Background: an optimization exercise with open tools, aiming at small area. Do not read the settings as production practice.
RTL that was checked went through simulation tests only; none was proved equivalent to the original.
Some runs may be left out. An edit can pass the tests and still lose a function that they never use.
Only the layout flow was run in runs 2 and 3; the RTL was not checked for function there.
Power is estimated from default activity; no workload was simulated.

--- flow/constraint.sdc ---
create_clock -name core_clock -period 7.0 [get_ports {clk}]
set_input_delay 1.4000 -clock core_clock [delete_from_list [all_inputs] [get_ports {clk}]]
set_output_delay 1.4000 -clock core_clock [all_outputs]
set_load 0.01 [all_outputs]
--- flow/run.sh ---
#!/bin/bash
# synth_recipe.tcl (not shown) runs the flow's synth.tcl, then flattens the netlist and writes it again
# the make line also repeats each setting of config.mk as NAME=value (left out here)
make -C /OpenROAD-flow-scripts/flow DESIGN_CONFIG=/design/flow/config.mk WORK_HOME=/design/flow/orfs CLKGATE_MAP_FILE= SYNTH_SCRIPT=/design/flow/synth_recipe.tcl finish
--- flow/config.mk ---
export PLATFORM = sky130hd
export DESIGN_NAME = ALU
export DESIGN_NICKNAME = ALU
export VERILOG_FILES = /design/flow/design.v
export SDC_FILE = /design/flow/constraint.sdc
export NUM_CORES = 4
export LEC_CHECK = 0
export CAP_MARGIN = 20
export CORE_MARGIN = 2
export CORE_UTILIZATION = 40
export SLEW_MARGIN = 20
--- flow/design.v ---
module ALU (
    input [4:0] shmant,               
    input wire clk,                   
    input wire reset,                 
    input wire [31:0] operand_A,      
    input wire [31:0] operand_B,      
    input wire [3:0] alu_control,     
    output wire [31:0] alu_result,    
    output wire zero_flag,            
    output wire [9:0] ram_address,    
    output wire overflow,             
    output wire zero,                 
    output wire less                  
);
    reg [32:0] temp_result;          
    reg over_flow_temp;              
    wire [31:0] twos_complement_A;   
    wire [31:0] twos_complement_B;   
    wire [32:0] subu_sum;            
    assign twos_complement_B = (~operand_B) + 1;    
    assign twos_complement_A = (~operand_A) + 1;    
    assign subu_sum = operand_A + twos_complement_B;
    always @(posedge clk or posedge reset) begin
        if (reset) begin
            temp_result <= 32'b0;     
        end else begin
            case (alu_control)
                4'b0010:                 
                    begin
                        temp_result <= operand_A + operand_B;
                        over_flow_temp = ((temp_result[31] < 0) & (operand_A[31] < 0) & (operand_B[31] < 0)) ||
                                        ((temp_result[31] > 0) & (operand_A[31] < 0) & (operand_B[31] < 0));
                    end
                4'b0011:                 
                    begin
                        temp_result <= operand_A - operand_B;
                        over_flow_temp = ((temp_result[31] > 0) & (operand_A[31] < 0) & (operand_B[31] > 0)) ||
                        ((temp_result[31] < 0) & (operand_A[31] > 0) & (operand_B[31] > 0));
                        case ({operand_A[31], operand_B[31]})
                            00:   
                                temp_result <= operand_A + twos_complement_B;
                            01:   
                                temp_result <= operand_A + twos_complement_B;
                            10:   
                                temp_result <= (~(twos_complement_A + operand_B)) + 1;
                            11:   
                                begin
                                    if (twos_complement_B > twos_complement_A)
                                        temp_result <= operand_A + twos_complement_B;
                                    else if (operand_A < operand_B)
                                        temp_result <= (~(twos_complement_A + operand_B)) + 1;
                                    else
                                        temp_result <= 0;
                                end
                        endcase
                    end
                4'b0100: temp_result <= operand_A & operand_B;       
                4'b0101: temp_result <= operand_A | operand_B;       
                4'b0110: temp_result <= operand_A ^ operand_B;       
                4'b0111: temp_result <= ~operand_A;                  
                4'b1000: temp_result <= operand_A << shmant;         
                4'b1001: temp_result <= operand_A >> shmant;         
                4'b1010: temp_result <= ~(operand_A | operand_B);    
                4'b1011:                                             
                    begin
                        temp_result <= operand_A + twos_complement_B;
                        over_flow_temp = subu_sum[32];
                    end
                4'b1100:                                             
                    begin
                        temp_result <= operand_A + operand_B;
                        over_flow_temp = temp_result[32];
                    end
                default: temp_result <= 31'b0;                        
            endcase
        end
    end
    assign alu_result = temp_result[31:0];                     
    assign zero_flag = (temp_result == 31'b0) ? 1'b1 : 1'b0;   
    assign overflow = over_flow_temp;
    assign zero = (alu_result === 0) ? 1 : 0;
    assign ram_address = alu_result[31:0];                     
    assign less = (alu_result[31] == 1) ? 1 : 0;
endmodule
==> run_results.csv, run 1 <==
group,metric,value,unit
grt,grt_use_total,0.343,
power,peakVddDrop,0.0790,mV
layout,fin_nets,2037,
layout,fill_cells,3342,
layout,mostFrequentLayoutCells,"221 x nor2_1, 179 x a21oi_1, 140 x nand2_1",
power,fin_total_pwr,1.71,mW
layout,final_core_util,0.448,
timing,final_max_slew_viol_count,0,
clocking,cts_tree,"yes",
logic_synthesis,syn_nets,2017,
flow_run,drv_cap,0,
logic_synthesis,ys_seq_area_frac,0.0677,
min_path,holdCritPathClass,"register to register",
logic_synthesis,syn-instance-count,1803,
logic_synthesis,syn_avg_cell_area,7.01,um^2
layout,final_common_cell,"nor2_1",
grt,grt_pass1_vias,13600,
logic_synthesis,synth_area,12600,um^2
route,routed_wl,58.3,mm
placement,gp_congestion,1.02,
floorplanning,start_util,0.404,
setup_path,end_kind,"register",
logic_synthesis,yosysTopAreaCellShare,0.135,
logic_synthesis,ys_top_cells_by_area,"ha_1 13%, a21oi_1 7.1%, mux2i_1 6.7%",
setup_path,cpPeakStageDelay,0.72,ns
power,leakagePower,5.87,nW
setup_path,crit_type,"input port to register",
layout,syn_to_final_growth,10.9,%
clocking,hold_buffers,0,
grt,grt_pass1_wl,86.2,mm
timing,setup_viol,0,
logic_synthesis,synth_cell_types,91,
route,detail_route.wl_per_cell,26.2,um
setup_path,cp.arrival,6.12,ns
floorplanning,die_h,182,um
grt,grt_max_degree,65,
setup_path,critPathMostFrequentCell,"nand2_1",
layout,design_area,14000,um^2
clocking,clkTransAtPathRegs,0.05,ns
setup_path,cp-start-kind,"input port",
floorplanning,core_area,31300,um^2
clocking,ctsLongestPathBuffers,2,
placement,dp_hpwl,47.1,mm
timing,finalCritPeriodShare,0.861,
logic_synthesis,ys_warn_count,1,
route,firstDrtPassIters,5,
power,power.density,122,nW/um^2
placement,dpl_cell_area,13900,um^2
clocking,clock-sinks,34,
logic_synthesis,synth-edff-count,1,
timing,layout_min_cycle_time,6.03,ns
route,ant_nets,0,
setup_path,path_cells,"clkdlybuf4s50_1 -> nor4_1 -> and3_1 -> nand2_1 -> or4_1 -> nor3_1 -> xnor2_1 -> ha_1 -> nand2_1 -> nor2_1 -> nand2_1 -> o21ai_0 -> a21oi_1 -> a311oi_1 -> a221oi_1 -> xor2_1 -> o221ai_1",
timing,fin_hold_ws,0.602,ns
clocking,clkLatencyLatePin,0.28,ns
logic_synthesis,yosys.area.top_type,"ha_1",
floorplanning,die_area,33000,um^2
clocking,cts_root_buf,"clkbuf_16",
setup_path,cpMaxStageDelayCell,"nor4_1",
timing,maxSlewHeadroom,0.178,
timing,clock_skew,0.0000163,ns
clocking,postCtsSetupBuffers,0,
route,viasPerCell,6.53,
clocking,ctsHtreeMaxLevel,2,
timing,rsz0062_at_grt,"no",
timing,fmax,0.166,GHz
route,drc,0,
setup_path,cp_max_fo,6,
clocking,cts_resized,0,
layout,layout-drive-gt1-share,0.0707,
floorplanning,pin_count,121,
logic_synthesis,synth-main-ff-cell,"dfrtp_1",
grt,antenna_found_initial,3,
clocking,cts-buffers-inserted,5,
status,status,"timing/DRC/antenna clean",
placement,portBuffers,120,
floorplanning,die_w,182,um
timing,final-hold-violation-count,0,
setup_path,worstPathRequired,7.09,ns
floorplanning,rows,65,
logic_synthesis,async_reset_ff_frac,0.971,
grt,gr-total-overflow,0,
[run 1: cell families after synthesis]
kind of cell	count (synthesis)	synth area share
buffers and inverters	256	0.0950
adders and majority gates	139	0.139
and+or+nand+nor	562	0.201
xor gates and xnor gates	84	0.0582
muxes	120	0.115
DFF	34	0.0677
AOI/OAI and AO/OA	608	0.324
[run 1: state kept, by name, indices dropped and copies added (netlist names)]
| signal | cells |
|---|---|
| over_flow_temp | 1 |
| temp_result | 33 |
[run 1: where the power goes]
group	leakage (nW)	switching (mW)	internal, mW	total [mW]
logic	5.37	0.772	0.472	1.24
registers	0.429	0.0195	0.228	0.248
clock network	0.0739	0.0801	0.141	0.221
total	5.87	0.872	0.841	1.71
[run 1: through the flow]
| step | worst slack [ns] | instances |
|---|---|---|
| global placement | 0.831 | 2218 |
| finish | 0.971 | 2228 |
| detailed placement | 0.743 | 2218 |
| floorplan | 2.28 | 1803 |
| CTS | 1.01 | 2226 |
| global route | 0.643 | 2226 |
[run 1: metal layers]
layer	track usage	routed length, um	part of all wire
met3	0.0800	6560	0.11
met2	0.512	24600	0.42
met4	0.0963	1520	0.026
met1	0.491	25700	0.44
met5	0	0	0
[run 1: layout make-up]
| class | instances | area (um^2) | share of cell area |
|---|---|---|---|
| multi-input combinational | 1513 | 10600 | 0.757 |
| timing repair buffer | 163 | 1500 | 0.107 |
| sequential | 34 | 856 | 0.0610 |
| tap | 402 | 503 | 0.0359 |
| inverter | 106 | 398 | 0.0284 |
| clock buffer | 7 | 143 | 0.0102 |
| clock inverter | 1 | 5.00 | 0.000357 |
| antenna | 2 | 5.00 | 0.000357 |
[run 1: worst paths after layout]
check	slack [ns]	cells past startpoint	startpoint	end
max	0.97	17	operand_B[6]	temp_result[30]
min in group asynchronous	1.56	3	reset	temp_result[21]
min reg2reg	0.60	1	temp_result[32]	over_flow_temp
min	0.60	1	temp_result[32]	over_flow_temp
max in group asynchronous	5.16	3	reset	temp_result[8]
max reg2reg	6.16	1	temp_result[32]	over_flow_temp
[run 1: Yosys cell counts, types with 21 or more instances]
cell type / number
a211oi_1: 38
a21o_1: 26
a21oi_1: 179
a221oi_1: 23
a22oi_1: 33
buf_4: 44
clkbuf_1: 73
dfrtp_1: 33
ha_1: 136
inv_1: 101
mux2i_1: 84
nand2_1: 140
nand3_1: 30
nand4_1: 21
nor2_1: 223
nor3_1: 52
o211ai_1: 21
o21ai_0: 106
o221ai_1: 36
xnor2_1: 71
[run 1: worst max-delay path, delay by kind of cell]
kind / cells / cell delay (ns)
AO/OA/AOI/OAI: 5 / 1.02
XOR/XNOR: 2 / 0.31
adder cells (fa/ha/maj): 1 / 0.34
buffers and inverters: 1 / 0.53
AND/OR/NAND/NOR: 8 / 2.49
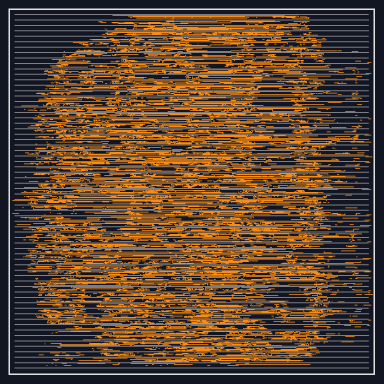
run_1/met1.png
Drawn at 2 px/um. Supply wires on this layer in gray.
The layer holds 44% of the routed length. The longest straight run is 103 um. The wires run mostly horizontal. 1823 nets have wire on it. The layer carries 25.7 mm of wire.

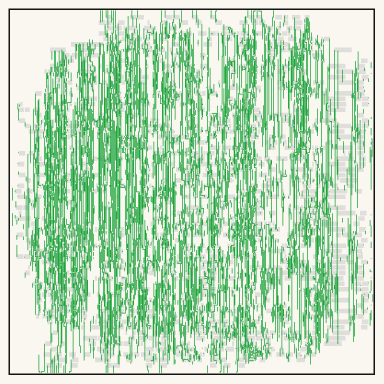
run_1/met2.png
Drawn at 2 px/um.
1630 nets have wire on it. The layer holds 42% of the routed length. The layer carries 24.6 mm of wire. The longest straight run is 76.0 um. The wires run mostly vertical.

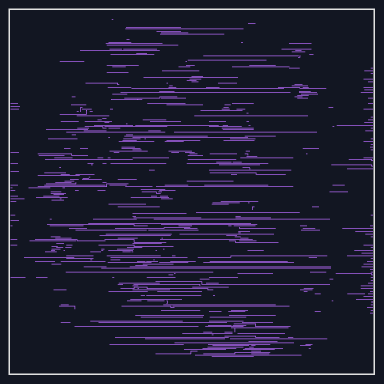
run_1/met3.png
Drawn at 2 px/um.
340 nets have wire on it. The layer carries 6560 um of wire. The longest straight run is 115 um.
routed vias: 14600
met3 Usage GRT: 0.0800

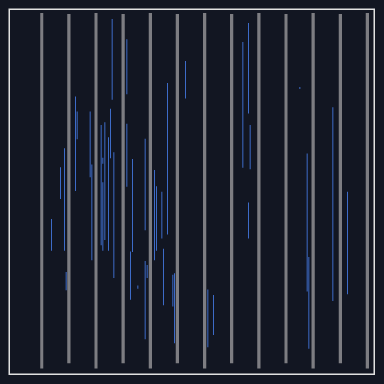
run_1/met4.png
Drawn at 2 px/um. Supply wires on this layer in gray.
42 nets have wire on it. The longest straight run is 96.6 um. The wires run mostly vertical. The layer holds 2.6% of the routed length. The layer carries 1520 um of wire.

==> run 2, diff against run 1 <==
==> flow/design.v (replaced) <==
module ALU (
    input [4:0] shmant,
    input wire clk,
    input wire reset,
    input wire [31:0] operand_A,
    input wire [31:0] operand_B,
    input wire [3:0] alu_control,
    output wire [31:0] alu_result,
    output wire zero_flag,
    output wire [9:0] ram_address,
    output wire overflow,
    output wire zero,
    output wire less
);
    reg [32:0] R;
    reg        OV;
    wire [31:0] A = operand_A;
    wire [31:0] B = operand_B;
    wire [3:0] op = alu_control;
    wire is_sub = (op == 4'b0011) | (op == 4'b1011);
    wire is_add = (op == 4'b0010) | (op == 4'b1100);
    wire is_ar  = is_sub | is_add;
    wire is_sll = (op == 4'b1000);
    wire is_srl = (op == 4'b1001);
    wire [31:0] p = A ^ B ^ {32{is_sub}};
    wire [32:0] c;
    assign c[0] = is_sub;
    genvar i;
    generate for (i = 0; i < 32; i = i + 1) begin : g_c
        assign c[i+1] = p[i] ? c[i] : A[i];
    end endgenerate
    wire [31:0] s = p ^ c[31:0];
    wire co = c[32];
    wire bnz = |B;
    wire [31:0] Ar;
    generate for (i = 0; i < 32; i = i + 1) begin : g_r
        assign Ar[i] = A[31-i];
    end endgenerate
    wire [31:0] sin = is_srl ? Ar : A;
    wire [32:0] L = {1'b0, sin} << shmant;
    wire [31:0] Lr;
    generate for (i = 0; i < 32; i = i + 1) begin : g_lr
        assign Lr[i] = L[31-i];
    end endgenerate
    reg [32:0] nr;
    always @* begin
        case (op)
            4'b0010, 4'b1100: nr = {co, s};
            4'b0011: nr = {A[31] ? ~co : (co & bnz), s};
            4'b1011: nr = {co & bnz, s};
            4'b0100: nr = {1'b0, A & B};
            4'b0101: nr = {1'b0, A | B};
            4'b0110: nr = {1'b0, A ^ B};
            4'b0111: nr = {1'b1, ~A};
            4'b1000: nr = L;
            4'b1001: nr = {1'b0, Lr};
            4'b1010: nr = {1'b1, ~(A | B)};
            default: nr = 33'b0;
        endcase
    end
    always @(posedge clk or posedge reset) begin
        if (reset) R <= 33'b0;
        else R <= nr;
    end
    always @(posedge clk) begin
        if (!reset) begin
            case (op)
                4'b0010, 4'b0011: OV <= 1'b0;
                4'b1011: OV <= co & bnz;
                4'b1100: OV <= R[32];
                default: ;
            endcase
        end
    end
    assign alu_result  = R[31:0];
    assign zero        = ~|R[31:0];
    assign zero_flag   = zero & ~R[32];
    assign less        = R[31];
    assign ram_address = R[9:0];
    assign overflow    = OV;
endmodule
--- a/flow/config.mk
+++ b/flow/config.mk
@@ -5,6 +5,7 @@
 export SDC_FILE = /design/flow/constraint.sdc
 export NUM_CORES = 4
 export LEC_CHECK = 0
+export ABC_AREA = 1
 export CAP_MARGIN = 20
 export CORE_MARGIN = 2
 export CORE_UTILIZATION = 40
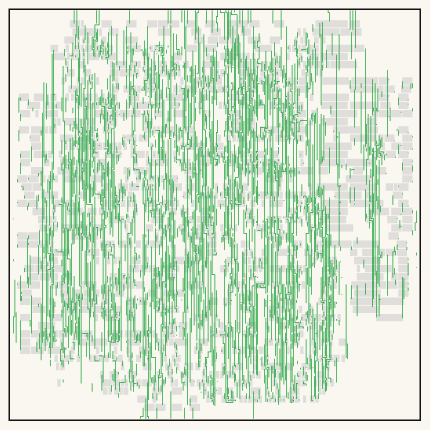
run_2/met2.png
Drawn at 3 px/um.
1048 nets have wire on it. The wires run mostly vertical.

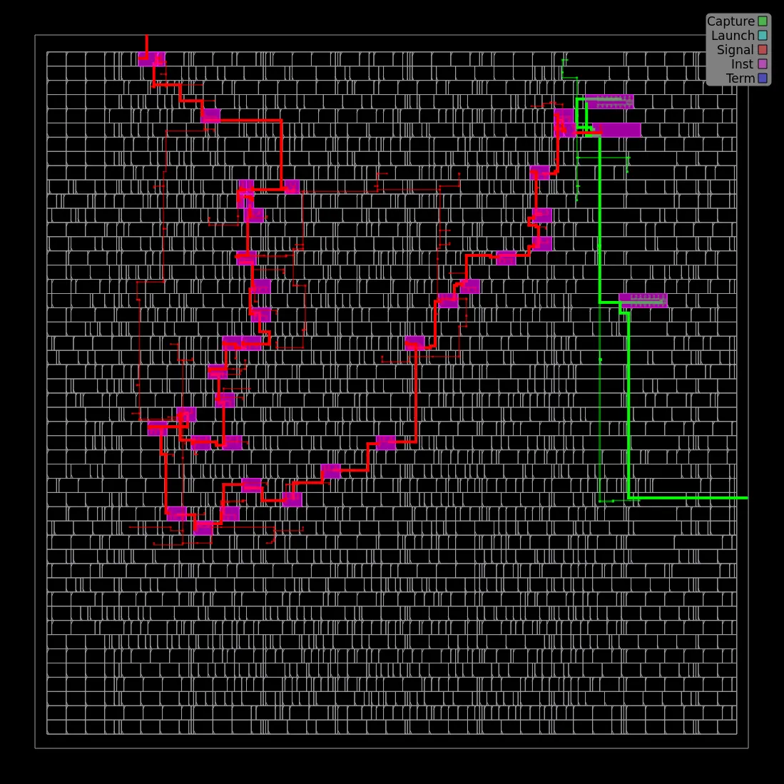
run_2/final_worst_path.png
setup TNS: 0 ns
Worst Slack Setup Final: 1.03 ns
Finished Layout Cells: 1419

==> run_results.csv, run 2 <==
group,metric,value,unit
layout,layout-drive-gt1-share,0.0620,
placement,pre_cts_slack,0.834,ns
timing,maxSlewHeadroom,0.378,
setup_path,cp_max_fo,18,
setup_path,worstPathRequired,7.16,ns
setup_path,crit_type,"input port to register",
route,routed_wl,28.1,mm
layout,design_area,8240,um^2
route,viasPerCell,5.68,
timing,clock_skew,0.0000287,ns
clocking,clock-sinks,34,
clocking,ctsHtreeMaxLevel,2,
floorplanning,start_util,0.408,
power,peakVddDrop,0.134,mV
logic_synthesis,synth_area,7030,um^2
route,vias,8057,
clocking,clkTransAtPathRegs,0.05,ns
status,status,"timing/DRC/antenna clean",
clocking,postCtsSetupBuffers,0,
setup_path,cpMaxStageDelayCell,"clkdlybuf4s50_1",
logic_synthesis,yosysMostFrequentCell,"nand2_1",
layout,final_common_cell,"nand2_1",
grt,gr-total-overflow,0,
placement,dp_hpwl,22.7,mm
layout,top_register,"R",
timing,rsz0062_at_grt,"no",
logic_synthesis,async_reset_ff_frac,0.971,
layout,syn_to_final_growth,17.2,%
clocking,ctsLongestPathBuffers,2,
clocking,cts_tree,"yes",
layout,mostFrequentLayoutCells,"305 x nand2_1, 169 x inv_1, 144 x o21ai_0",
logic_synthesis,yosysTopAreaCellShare,0.163,
power,power.density,133,nW/um^2
power,leakagePower,4.07,nW
grt,grt_use_total,0.300,
setup_path,critPathMostFrequentCell,"nand3_2",
clocking,cts_root_buf,"clkbuf_16",
flow_run,drv_cap,0,
grt,grt_pass1_wl,42.2,mm
setup_path,end_kind,"register",
placement,portBuffers,120,
floorplanning,die_area,18600,um^2
logic_synthesis,synth-edff-count,1,
setup_path,cp.arrival,6.13,ns
route,firstDrtPassIters,5,
floorplanning,rows,48,
## run 2: cell types whose count changed after synthesis, sizes merged, moves of 32 or more
cell	previous run	this run
inv	106	170
o21ai	108	145
mux2i	84	8
nor3	52	9
a22oi	33	1
nand2	141	310
nor2	224	45
xnor2	71	1
a21oi	180	32
a211oi	38	3
ha	136	64
## run 2: where the power goes
part / leakage, nW / internal, mW / total, mW / switching, mW
Combinational: 3.57 / 0.251 / 0.646 / 0.394
Clock: 0.0652 / 0.132 / 0.200 / 0.0680
Sequential: 0.431 / 0.229 / 0.250 / 0.0206
## run 2: per-layer routing
| metal | vias up | global-route usage | wire length [um] | share of wire |
|---|---|---|---|---|
| met5 | - | 0 | 0 | 0 |
| met4 | 0 | 0.106 | 943 | 0.034 |
| met3 | 46 | 0.0400 | 2940 | 0.10 |
| met2 | 455 | 0.452 | 11800 | 0.42 |
| met1 | 3651 | 0.437 | 12400 | 0.44 |
| li1 | 3905 | - | - | - |
## run 2: area by class of cell
class | instances | area share
multi-input cells | 842 | 0.604
flip-flops and latches | 34 | 0.104
inverters | 171 | 0.0779
clock buffers | 8 | 0.0166
repair buffers | 139 | 0.163
well taps | 225 | 0.0342
## run 2: critical path, delay by kind of cell
family	cells	cell delay, ns
AO/OA/AOI/OAI	1	0.07
buffers and inverters	4	1.16
AND/OR/NAND/NOR	32	3.48
## run 2: through the flow
step,hold slack (ns),utilization,instances
detailed placement,0.625,0.470,1411
global placement,0.620,0.470,1411
floorplan,0.531,-,1151
global route,0.692,0.478,1419
finish,0.619,0.478,1419
CTS,0.640,0.478,1419
## run 2: logic make-up after synthesis
family,synth area share
mux,0.0114
xor+xnor,0.0374
compound gates,0.248
simple gates,0.296
flops,0.122
fa+ha+maj,0.114
buf+inv,0.172
## run 2: path summary, 6_finish.rpt
check / to / startpoint / slack (ns)
worst max-delay path: R[31] / alu_control[2] / 1.03
worst min-delay path: OV / R[32] / 0.62
worst max register to register: OV / R[32] / 6.22
worst min register to register: OV / R[32] / 0.62
max in group asynchronous: R[17] / reset / 5.20
min in group asynchronous: R[6] / reset / 1.51
==> run 3, diff against run 2 <==
--- a/flow/config.mk
+++ b/flow/config.mk
@@ -5,7 +5,6 @@
 export SDC_FILE = /design/flow/constraint.sdc
 export NUM_CORES = 4
 export LEC_CHECK = 0
-export ABC_AREA = 1
 export CAP_MARGIN = 20
 export CORE_MARGIN = 2
 export CORE_UTILIZATION = 40
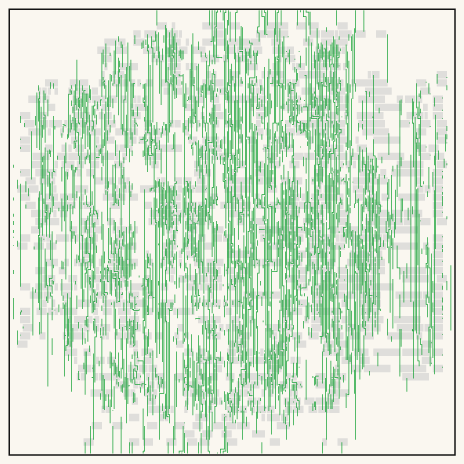
run_3/met2.png
Drawn at 3 px/um.
The layer holds 43% of the routed length. The layer carries 13700 um of wire. 986 nets have wire on it.
post-detailed-routing wire length: 31.9 mm
routed vias: 8698
met2 Usage GRT: 0.436

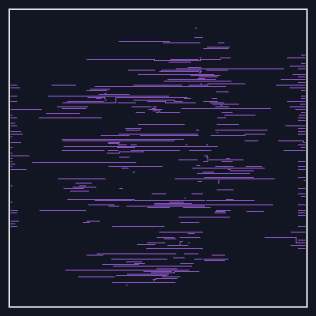
run_3/met3.png
Drawn at 2 px/um.
The wires run mostly horizontal. 213 nets have wire on it. The longest straight run is 76.8 um. The layer holds 10% of the routed length.

==> run_results.csv, run 3 <==
group,metric,value,unit
route,drtIter0Drc,1013,
logic_synthesis,syn-instance-count,1122,
logic_synthesis,syn_avg_cell_area,7.40,um^2
route,drc,0,
logic_synthesis,synth-main-ff-cell,"dfrtp_1",
timing,tns,0,ns
logic_synthesis,yosys.area.top_type,"mux2i_1",
logic_synthesis,ys_seq_area_frac,0.103,
clocking,cts_root_buf,"clkbuf_16",
logic_synthesis,ys_ff_latch,34,
clocking,cts_tree,"yes",
logic_synthesis,ys_top_cells_by_area,"mux2i_1 17%, dfrtp_1 9.9%, ha_1 9.6%",
floorplanning,core_area,20300,um^2
clocking,clock-sinks,34,
grt,grt_use_total,0.287,
timing,maxSlewHeadroom,0.276,
layout,fill_cells,2112,
grt,grt_pass1_vias,7884,
floorplanning,rows,52,
power,seqPwrFrac,0.197,
logic_synthesis,async_reset_ff_frac,0.971,
timing,rsz0062_at_grt,"no",
clocking,clkLatencyLatePin,0.28,ns
floorplanning,die_h,148,um
setup_path,worstPathRequired,7.15,ns
timing,finalCritPeriodShare,0.757,
power,fin_total_pwr,1.29,mW
floorplanning,die_area,21900,um^2
route,viasPerCell,6.21,
route,firstDrtPassIters,6,
clocking,ctsHtreeMaxLevel,2,
clocking,hold_buffers,0,
grt,antenna_found_initial,0,
logic_synthesis,synth_common_cells,"140 x mux2i_1, 90 x nor2_1, 88 x inv_1, 81 x a21oi_1, 66 x clkbuf_1",
power,internal_power,0.700,mW
layout,mostFrequentLayoutCells,"140 x mux2i_1, 117 x clkdlybuf4s50_1, 89 x nor2_1",
layout,diodes,0,
timing,fin_hold_ws,0.691,ns
grt,grt_pass1_wl,48.6,mm
grt,grt_max_degree,53,
timing,tightest_slew,1.08,ns
setup_path,end_kind,"register",
logic_synthesis,ys_warn_count,1,
setup_path,crit_type,"input port to register",
logic_synthesis,synth_cell_types,76,
timing,final-hold-violation-count,0,
layout,syn_to_final_growth,13.4,%
power,netSwitchingPower,0.588,mW
min_path,holdCritPathClass,"register to register",
layout,final_common_cell,"mux2i_1",
setup_path,cp.arrival,5.44,ns
flow_run,drv_cap,0,
clocking,postCtsSetupBuffers,0,
grt,gr-total-overflow,0,
power,leakagePower,4.07,nW
placement,gp_congestion,0.994,
placement,dp_hpwl,25.0,mm
layout,seqCellArea,856,um^2
clocking,cts_resized,0,
power,power.density,137,nW/um^2
power,p_comb_frac,0.632,
clocking,ctsLongestPathBuffers,2,
setup_path,cp-start-kind,"input port",
clocking,clkTransAtPathRegs,0.06,ns
setup_path,cp_max_fo,33,
logic_synthesis,synth-edff-count,1,
layout,multi_input_area,6430,um^2
timing,clock_skew,0.00549,ns
logic_synthesis,synth_area,8300,um^2
power,swShare,0.457,
layout,largest_reg_flops,33,
layout,fin_nets,1269,
logic_synthesis,syn_nets,1261,
route,detail_route.wl_per_cell,22.7,um
floorplanning,start_util,0.409,
logic_synthesis,yosysTopAreaCellShare,0.169,
timing,final_max_slew_viol_count,0,
logic_synthesis,yosysMostFrequentCell,"mux2i_1",
timing,fmax,0.189,GHz
layout,layout-drive-gt1-share,0.0531,
layout,stdcell_count,1401,
timing,layout_min_cycle_time,5.30,ns
placement,dp.cells,1393,
power,clkPwrFrac,0.170,
placement,dpl_cell_area,9270,um^2
route,ant_nets,0,
clocking,cts-buffers-inserted,5,
floorplanning,die_w,148,um
status,status,"timing/DRC/antenna clean",
layout,top_register,"R",
floorplanning,pin_count,121,
placement,portBuffers,120,
layout,design_area,9420,um^2
timing,setup_viol,0,
power,peakVddDrop,0.0766,mV
[run 3: final cells by class]
class	instances	share of cell area
flip-flops and latches	34	0.0909
well taps	270	0.0359
clock buffers	6	0.0137
inverters	89	0.0355
clock inverters	2	0.00106
repair buffers	138	0.140
multi-input cells	862	0.683
[run 3: cells by family after synthesis]
family	Yosys count	synth area share
compound gates	314	0.264
simple gates	285	0.169
buf+inv	226	0.127
mux	159	0.199
fa+ha+maj	64	0.0964
xor+xnor	40	0.0422
flops	34	0.103
[run 3: metrics by stage]
stage           util  worst slack [ns]
6_report       0.464              1.70
5_1_grt        0.464              1.48
4_1_cts        0.464              1.83
3_5_place_dp   0.457              1.53
3_3_place_gp   0.457              1.60
2_1_floorplan      -              2.58
[run 3: worst max-delay path, stage by stage]
cell and delay (ns):
clkdlybuf4s50_1 0.76, nor4bb_4 0.39, buf_4 0.47, mux2i_1 0.40, mux2i_1 0.19, mux2i_1 0.36
mux2i_1 0.25, mux2i_1 0.52, a21oi_1 0.20, a221oi_1 0.36, o21ai_1 0.12
[run 3: final timing paths]
kind	cells after the start	end	startpoint	slack (ns)
max	11	R[31]	alu_control[3]	1.70
min	2	OV	R[32]	0.69
max reg2reg	2	OV	R[32]	6.05
min reg2reg	2	OV	R[32]	0.69
max in group asynchronous	3	R[19]	reset	5.11
min in group asynchronous	3	R[23]	reset	1.57
[run 3: layer usage]
metal	global-route usage	wire length, um
met1	0.421	14300
met2	0.436	13700
met3	0.0494	3190
met4	0.0676	714
met5	0	0
[run 3: power by group through the flow]
stage / clock, mW / combinational [mW] / sequential, mW
after floorplan: 0 / 0.546 / 0.247
after global placement: 0 / 0.794 / 0.258
after detailed placement: 0 / 0.794 / 0.258
after CTS: 0.220 / 0.797 / 0.254
after global routing: 0.225 / 0.877 / 0.258
final: 0.219 / 0.814 / 0.254
==> run 4, diff against run 3 <==
==> flow/design.v (replaced) <==
module ALU (
    input [4:0] shmant,
    input wire clk,
    input wire reset,
    input wire [31:0] operand_A,
    input wire [31:0] operand_B,
    input wire [3:0] alu_control,
    output wire [31:0] alu_result,
    output wire zero_flag,
    output wire [9:0] ram_address,
    output wire overflow,
    output wire zero,
    output wire less
);
    reg [32:0] R;
    reg        OV;
    wire [31:0] A = operand_A;
    wire [31:0] B = operand_B;
    wire [3:0] op = alu_control;
    wire op_add  = (op == 4'b0010);
    wire op_sub  = (op == 4'b0011);
    wire op_and  = (op == 4'b0100);
    wire op_or   = (op == 4'b0101);
    wire op_xor  = (op == 4'b0110);
    wire op_not  = (op == 4'b0111);
    wire op_sll  = (op == 4'b1000);
    wire op_srl  = (op == 4'b1001);
    wire op_nor  = (op == 4'b1010);
    wire op_subu = (op == 4'b1011);
    wire op_addu = (op == 4'b1100);
    wire sub = op_sub | op_subu;
    wire ar  = sub | op_add | op_addu;
    wire [31:0] p  = A ^ B ^ {32{sub}};
    wire [31:0] g  = A & ~p & {32{ar}};
    reg [31:0] G, P;
    integer i, d;
    always @* begin
        G = g; P = p;
        G[0] = g[0] | (p[0] & sub);
        for (d = 1; d < 32; d = d * 2)
            for (i = 2*d - 1; i < 32; i = i + 2*d) begin
                G[i] = G[i] | (P[i] & G[i-d]);
                P[i] = P[i] & P[i-d];
            end
        for (d = 8; d >= 1; d = d / 2)
            for (i = 3*d - 1; i < 32; i = i + 2*d) begin
                G[i] = G[i] | (P[i] & G[i-d]);
                P[i] = P[i] & P[i-d];
            end
    end
    wire [32:0] c = {G, sub};
    wire co = c[32];
    wire kP = ar | op_xor | op_or;
    wire kG = op_and | op_or;
    wire kN = op_nor | op_not;
    wire kI = op_not;
    wire [31:0] L = ({32{kP}} & p) | ({32{kG}} & A & ~p) |
                    ({32{kN}} & ~A & ~p) | ({32{kI}} & ~A & p);
    wire [31:0] al = L ^ c[31:0];
    wire [31:0] Ar;
    genvar k;
    generate for (k = 0; k < 32; k = k + 1) begin : g_r
        assign Ar[k] = A[31-k];
    end endgenerate
    wire [31:0] sin = op_srl ? Ar : A;
    wire [32:0] S = {1'b0, sin} << shmant;
    wire [31:0] Sr;
    generate for (k = 0; k < 32; k = k + 1) begin : g_sr
        assign Sr[k] = S[31-k];
    end endgenerate
    wire [31:0] nr = ({32{op_sll}} & S[31:0]) | ({32{op_srl}} & Sr) | al;
    wire bnz = |B;
    wire r32 = ((op_add | op_addu) & co) |
               (op_sub & (A[31] ? ~co : (co & bnz))) |
               (op_subu & co & bnz) |
               op_not | op_nor |
               (op_sll & S[32]);
    always @(posedge clk or posedge reset) begin
        if (reset) R <= 33'b0;
        else R <= {r32, nr};
    end
    always @(posedge clk) begin
        if (!reset) begin
            if (op_add | op_sub) OV <= 1'b0;
            else if (op_subu) OV <= co & bnz;
            else if (op_addu) OV <= R[32];
        end
    end
    assign alu_result  = R[31:0];
    assign zero        = ~|R[31:0];
    assign zero_flag   = zero & ~R[32];
    assign less        = R[31];
    assign ram_address = R[9:0];
    assign overflow    = OV;
endmodule
--- a/flow/config.mk
+++ b/flow/config.mk
@@ -5,7 +5,9 @@
 export SDC_FILE = /design/flow/constraint.sdc
 export NUM_CORES = 4
 export LEC_CHECK = 0
+export ABC_AREA = 1
 export CAP_MARGIN = 20
 export CORE_MARGIN = 2
 export CORE_UTILIZATION = 40
+export CTS_BUF_LIST = sky130_fd_sc_hd__clkbuf_4
 export SLEW_MARGIN = 20
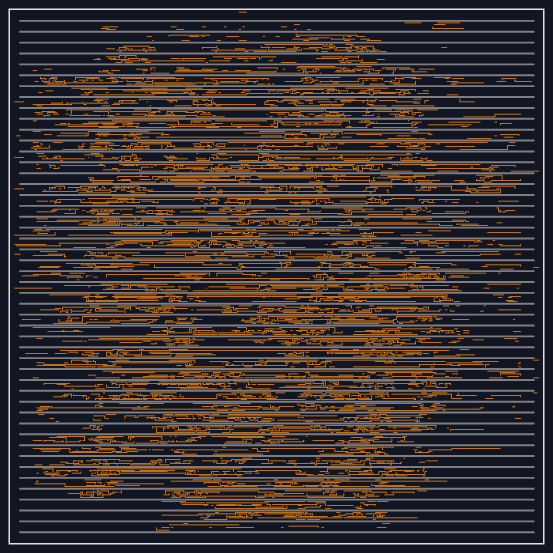
run_4/met1.png
Drawn at 4 px/um. Supply wires on this layer in gray.
The wires run mostly horizontal. The layer carries 11400 um of wire. 1154 nets have wire on it.
met1 GRT Util: 0.398
routed vias: 7719

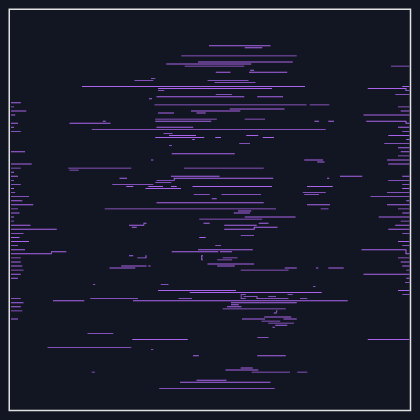
run_4/met3.png
Drawn at 3 px/um.
190 nets have wire on it. The layer carries 2060 um of wire.
met3 Usage GRT: 0.0377
post-detailed-routing wire length: 25.4 mm

==> run_results.csv, run 4 <==
group,metric,value,unit
status,status,"timing/DRC/antenna clean",
layout,mostFrequentLayoutCells,"356 x nand2_1, 159 x o21ai_0, 120 x clkdlybuf4s50_1",
floorplanning,die_h,133,um
logic_synthesis,synth_adder_area_share,0.00187,
layout,layout-drive-gt1-share,0.0557,
timing,tns,0,ns
setup_path,reg2reg_to,"OV",
route,firstDrtPassIters,6,
layout,seqCellArea,856,um^2
clocking,cts_tree,"yes",
placement,pre_cts_slack,1.56,ns
logic_synthesis,ys_ff_latch,34,
logic_synthesis,synth-main-ff-cell,"dfrtp_1",
grt,busiest_layer,"met2",
clocking,clkLatencyLatePin,0.34,ns
setup_path,crit_path_end,"R[15]",
timing,clock_skew,0.0000492,ns
flow_run,drv_cap,0,
floorplanning,core_area,16500,um^2
power,swShare,0.478,
floorplanning,pin_count,121,
clocking,clock-sinks,34,
route,detail_route.wl_per_cell,17.9,um
power,netSwitchingPower,0.515,mW
power,leakagePower,3.46,nW
clocking,cts_root_buf,"clkbuf_4",
logic_synthesis,ys_top_cells_by_area,"nand2_1 20%, dfrtp_1 12%, o21ai_0 12%",
route,drc,0,
timing,final_max_slew_viol_count,0,
logic_synthesis,synth-compound-area-share,0.235,
route,viasPerCell,5.43,
setup_path,worstPathRequired,7.23,ns
logic_synthesis,synthXorXnorAreaFrac,0.106,
setup_path,cp.arrival,5.32,ns
logic_synthesis,syn-instance-count,1171,
timing,layout_min_cycle_time,5.09,ns
logic_synthesis,synth_top_family_by_area,"simple AND/OR/NAND/NOR gates",
logic_synthesis,synth_common_cells,"357 x nand2_1, 159 x o21ai_0, 97 x inv_1, 79 x nor2_1, 52 x nand3_1",
logic_synthesis,syn_avg_cell_area,5.71,um^2
clocking,ctsLongestPathBuffers,2,
logic_synthesis,yosys.area.top_type,"nand2_1",
timing,final-hold-violation-count,0,
setup_path,worstReg2RegStart,"R[32]",
logic_synthesis,synth_cell_types,52,
layout,fin_nets,1277,
timing,setup_viol,0,
grt,grt_pass1_vias,6750,
[run 4: cell count changes in the layout (fill, tap and decap cells not counted), moves of 17 or more]
| cell | delta |
|---|---|
| nand2_1 | +293 |
| mux2i_1 | -133 |
| o21ai_0 | +133 |
| ha_1 | -63 |
| a21oi_1 | -50 |
| nand3_1 | +32 |
| xor2_1 | +27 |
| o221ai_1 | -26 |
| a22oi_1 | -21 |
| nand2_2 | +17 |
[run 4: area by class of cell]
cell class                      count  area share
Inverter                          105      0.0516
Timing Repair Buffer              130       0.167
Multi-Input combinational cell    925       0.627
Sequential cell                    34       0.111
Clock buffer                        5     0.00488
Clock inverter                      3     0.00211
Tap cell                          220      0.0358
[run 4: cells by family (layout without fill, tap and decap cells)]
kind of cell	count (synthesis)	after routing
AO/OA/AOI/OAI	276	276
XOR/XNOR	71	71
adder cells (fa/ha/maj)	1	1
buffers and inverters	212	243
flip-flops	34	34
multiplexers	7	7
AND/OR/NAND/NOR	570	570
[run 4: how the worst min path moves through the flow]
stage	start	end	depth (start not counted)
after CTS	R[32]	OV	2
after detailed placement	R[32]	OV	2
after global placement	R[32]	OV	2
after global routing	R[32]	OV	2
final	R[32]	OV	2
after floorplan	R[32]	OV	2
[run 4: layer usage]
layer,share of wire,vias to the layer above
met1,0.45,3444
met2,0.44,352
met5,0,-
li1,-,3883
met3,0.081,40
met4,0.030,0
[run 4: through the flow]
step | total power, mW | hold slack, ns | utilization | cell area (um^2) | instances
after global placement | 0.970 | 0.798 | 0.463 | 7620 | 1413
final | 1.08 | 0.836 | 0.467 | 7690 | 1422
after detailed placement | 0.969 | 0.813 | 0.463 | 7620 | 1413
after CTS | 1.07 | 0.831 | 0.466 | 7680 | 1421
after global routing | 1.16 | 0.880 | 0.467 | 7690 | 1422
after floorplan | 0.737 | 0.641 | - | 6690 | 1171
[run 4: critical path, stage by stage]
cell,delay (ns)
clkdlybuf4s50_1,0.63
nand3_4,0.42
inv_4,0.55
ha_1,0.24
nand2_1,0.06
inv_1,0.07
nand2_1,0.05
nand2_1,0.12
nand2_1,0.06
nand2_1,0.13
nand2_1,0.09
nand2_2,0.11
nand2_1,0.10
nand2_4,0.11
nand3_1,0.08
nand2_1,0.06
inv_1,0.12
o21ai_0,0.51
nand2_1,0.16
nand3b_1,0.13
nand4_1,0.09
[run 4: power groups by stage]
stage               combinational (mW)  clock (mW)  sequential [mW]
CTS                              0.696       0.106            0.270
finish                           0.705       0.104            0.269
global placement                 0.696           0            0.274
detailed placement               0.694           0            0.274
global route                     0.770       0.117            0.275
floorplan                        0.472           0            0.265
==> run 5, diff against run 4 <==
--- a/flow/config.mk
+++ b/flow/config.mk
@@ -9,5 +9,5 @@
 export CAP_MARGIN = 20
 export CORE_MARGIN = 2
 export CORE_UTILIZATION = 40
-export CTS_BUF_LIST = sky130_fd_sc_hd__clkbuf_4
+export CTS_BUF_LIST = sky130_fd_sc_hd__clkbuf_8
 export SLEW_MARGIN = 20
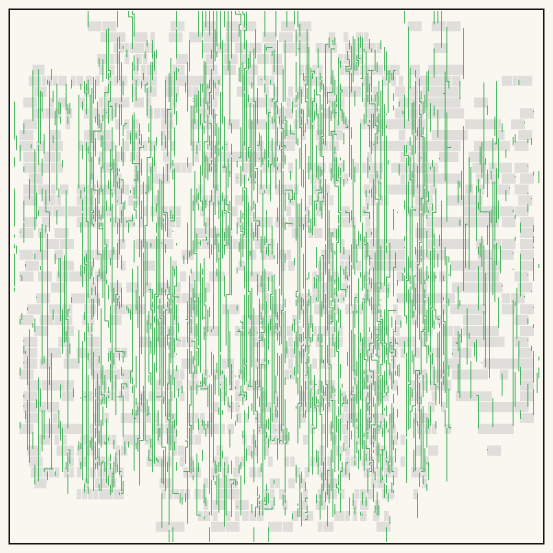
run_5/met2.png
Drawn at 4 px/um.
The longest straight run is 54.6 um. The layer holds 44% of the routed length.
post-detailed-routing wire length: 25.5 mm
routed vias: 7780
met2 Usage GRT: 0.444

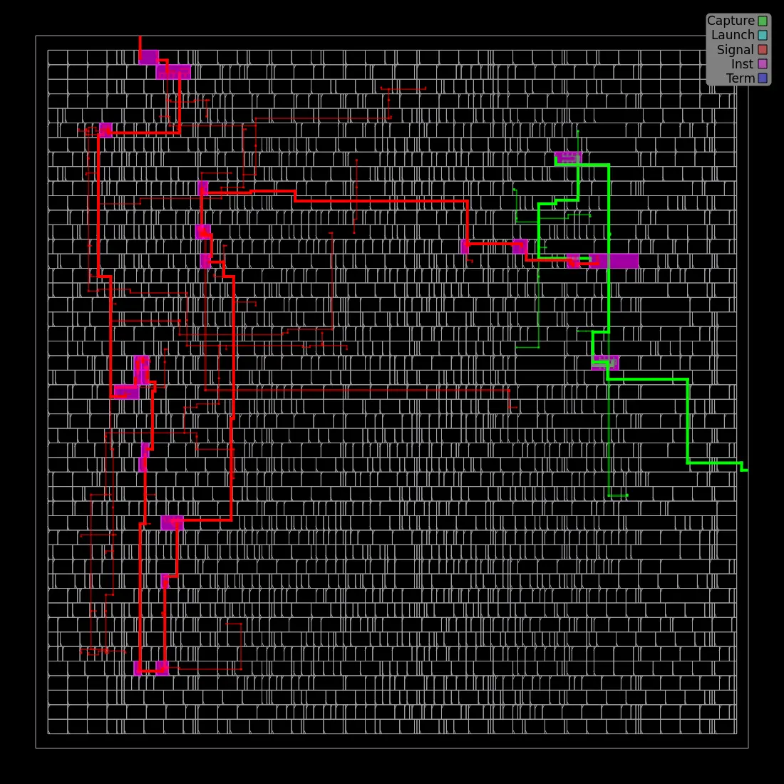
run_5/final_worst_path.png
Finished Layout Cells: 1422
shortest period the worst path allows: 5.12 ns
Worst Slack Setup Final: 1.88 ns
post-layout util: 0.470

==> run_results.csv, run 5 <==
group,metric,value,unit
floorplanning,start_util,0.406,
timing,final_max_slew_viol_count,0,
floorplanning,rows,47,
floorplanning,die_h,133,um
setup_path,cp-start-kind,"input port",
layout,fill_cells,1812,
clocking,postCtsSetupBuffers,0,
layout,top_register,"R",
logic_synthesis,yosysTopAreaCellShare,0.200,
layout,seqCellArea,856,um^2
clocking,ctsLongestPathBuffers,2,
setup_path,crit_path_end,"R[15]",
logic_synthesis,synth-edff-count,1,
timing,fmax,0.195,GHz
flow_run,drv_cap,0,
route,viasPerCell,5.47,
layout,layout-drive-gt1-share,0.0566,
grt,grt_pass1_vias,6766,
timing,clock_skew,0.0000465,ns
setup_path,reg2regPathDepth,2,
clocking,ctsHtreeMaxLevel,2,
power,peakVddDrop,0.0948,mV
status,status,"timing/DRC/antenna clean",
setup_path,startpoint,"alu_control[1]",
layout,mostFrequentLayoutCells,"356 x nand2_1, 159 x o21ai_0, 120 x clkdlybuf4s50_1",
placement,dp_hpwl,20.7,mm
logic_synthesis,synth-main-ff-cell,"dfrtp_1",
logic_synthesis,ys_ff_latch,34,
timing,finalCritPeriodShare,0.732,
timing,tightest_slew,1.03,ns
route,drc,0,
min_path,holdCritPathClass,"register to register",
setup_path,cp.arrival,5.29,ns
layout,largest_reg_flops,33,
setup_path,worstReg2RegStart,"R[32]",
grt,grt_pass1_wl,38.9,mm
logic_synthesis,yosys.area.top_type,"nand2_1",
logic_synthesis,ys_seq_area_frac,0.128,
clocking,hold_buffers,0,
setup_path,reg2reg_to,"OV",
timing,setup_viol,0,
route,drtIter0Drc,796,
floorplanning,die_w,133,um
route,firstDrtPassIters,6,
grt,antenna_found_initial,0,
logic_synthesis,ys_top_cells_by_area,"nand2_1 20%, dfrtp_1 12%, o21ai_0 12%",
setup_path,end_kind,"register",
placement,portBuffers,120,
timing,final-hold-violation-count,0,
grt,grt_use_total,0.281,
layout,multi_input_area,4830,um^2
placement,dpl_cell_area,7620,um^2
layout,final_common_cell,"nand2_1",
setup_path,crit_type,"input port to register",
logic_synthesis,synth_area,6690,um^2
timing,maxSlewHeadroom,0.311,
clocking,cts_root_buf,"clkbuf_8",
clocking,clkLatencyLatePin,0.29,ns
logic_synthesis,syn-instance-count,1171,
placement,dp.cells,1413,
logic_synthesis,syn_nets,1247,
placement,gp_congestion,0.973,
clocking,clock-sinks,34,
setup_path,r2r_setup_slack,6.02,ns
grt,grt_max_degree,38,
grt,gr-total-overflow,0,
floorplanning,pin_count,121,
power,leakagePower,3.48,nW
route,ant_nets,0,
clocking,cts_tree,"yes",
logic_synthesis,syn_avg_cell_area,5.71,um^2
clocking,cts_resized,0,
clocking,cts-buffers-inserted,5,
floorplanning,die_area,17800,um^2
timing,tns,0,ns
logic_synthesis,ys_warn_count,1,
timing,rsz0062_at_grt,"no",
logic_synthesis,async_reset_ff_frac,0.971,
layout,syn_to_final_growth,15.7,%
floorplanning,core_area,16500,um^2
layout,fin_nets,1277,
layout,diodes,0,
logic_synthesis,yosysMostFrequentCell,"nand2_1",
clocking,clkTransAtPathRegs,0.07,ns
power,power.density,146,nW/um^2
layout,design_area,7730,um^2
route,detail_route.wl_per_cell,17.9,um
logic_synthesis,synth_cell_types,52,
setup_path,worstPathRequired,7.17,ns
setup_path,cp_max_fo,26,
logic_synthesis,synth_common_cells,"357 x nand2_1, 159 x o21ai_0, 97 x inv_1, 79 x nor2_1, 52 x nand3_1",
-- run 5: changes by cell type in the layout (fill, tap and decap cells not counted) --
cell,delta
clkbuf_8,+6
clkinv_1,-1
clkbuf_4,-5
-- run 5: cell families after synthesis --
family	after synthesis	synth area share
xor+xnor	71	0.106
fa+ha+maj	1	0.00187
buf+inv	212	0.153
simple gates	570	0.366
mux	7	0.0105
compound gates	276	0.235
flops	34	0.128
-- run 5: per-layer routing --
metal | vias up | GRT usage | part of all wire
met5 | - | 0 | 0
met4 | 0 | 0.0887 | 0.034
met3 | 47 | 0.0358 | 0.085
met2 | 378 | 0.444 | 0.44
met1 | 3472 | 0.399 | 0.44
li1 | 3883 | - | -
-- run 5: worst min-delay path by stage --
stage	slack, ns	to	startpoint	cells after the start
after detailed placement	0.81	OV	R[32]	2
after CTS	0.83	OV	R[32]	2
after global placement	0.80	OV	R[32]	2
final	0.85	OV	R[32]	2
after floorplan	0.64	OV	R[32]	2
after global routing	0.86	OV	R[32]	2
-- run 5: worst max-delay path, stage by stage --
cell and delay (ns):
clkdlybuf4s50_1 0.63, nand3_4 0.42, inv_4 0.55, ha_1 0.25
nand2_1 0.06, inv_1 0.07, nand2_1 0.05, nand2_1 0.12
nand2_1 0.06, nand2_1 0.13, nand2_1 0.09, nand2_2 0.11
nand2_1 0.10, nand2_4 0.11, nand3_1 0.08, nand2_1 0.06
inv_1 0.12, o21ai_0 0.49, nand2_1 0.15, nand3b_1 0.13
nand4_1 0.09
-- run 5: layout make-up --
| cell class | count | share of cell area |
|---|---|---|
| Inverter | 105 | 0.0513 |
| Sequential cell | 34 | 0.111 |
| Clock inverter | 2 | 0.00162 |
| Timing Repair Buffer | 130 | 0.166 |
| Tap cell | 220 | 0.0356 |
| Multi-Input combinational cell | 925 | 0.624 |
| Clock buffer | 6 | 0.0107 |
-- run 5: report_power, final --
part	internal, mW	switching (mW)	total, mW
clock	0.0790	0.0713	0.150
sequential	0.241	0.0291	0.270
combinational	0.286	0.421	0.706
-- run 5: metrics by stage --
stage	total power, mW	setup WS [ns]	hold WS [ns]
floorplan	0.737	3.25	0.641
global placement	0.970	1.57	0.798
detailed placement	0.969	1.56	0.813
CTS	1.12	1.86	0.825
global route	1.21	1.52	0.859
finish	1.13	1.88	0.846

==> screenshots <==
M4 wires.
image #1
Drawn at 3 px/um. Supply wires on this layer in gray.
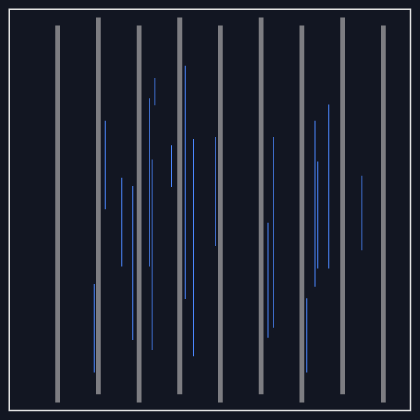
image #2
Drawn at 3 px/um. Supply wires on this layer in gray.
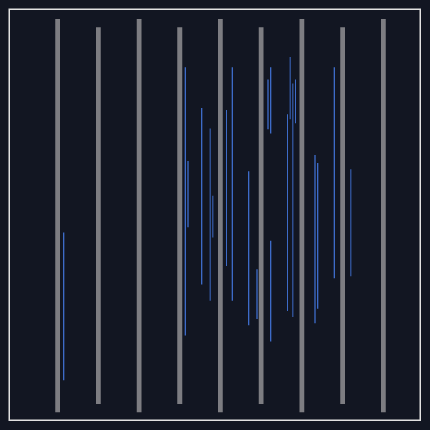
image #3
Drawn at 2 px/um. Supply wires on this layer in gray.
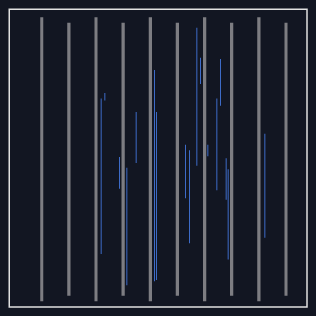
Run 4 is image #1.
Run 3 is image #3.
Run 2 is image #2.

Key to image #1:
The wires run mostly vertical. The longest straight run is 77.5 um. The layer holds 3.0% of the routed length.

-- re-timing with driven ports --
The flow's constraints put no driver on any port. The routed layouts listed below were extracted and timed again, unchanged, in two steps. Step 1 assumes that a clkbuf_16 drives the clock port and a buf_2 every other input. Step 2 also shifts input and output timing later by t, the mid clock arrival at the registers, as if the neighbouring blocks saw the same clock. Slacks: no drivers / after step 1 / after step 2; pairs: no drivers / after step 1.
run | t, ns | setup WS [ns] | worst data-port slew with drivers (ns)
run 1 | 0.315 | 0.971 / 0.986 / 0.671 | 0.06
run 2 | 0.300 | 1.031 / 1.041 / 0.740 | 0.05
run 3 | 0.324 | 1.702 / 1.721 / 1.397 | 0.04
run 4 | 0.358 | 1.910 / 1.912 / 1.554 | 0.04
run 5 | 0.310 | 1.878 / 1.882 / 1.572 | 0.04
After both steps every run listed still meets setup and hold. For run 4, which loses most, drivers alone change the setup slack by +0.002 ns; drivers and shift together by -0.356 ns.
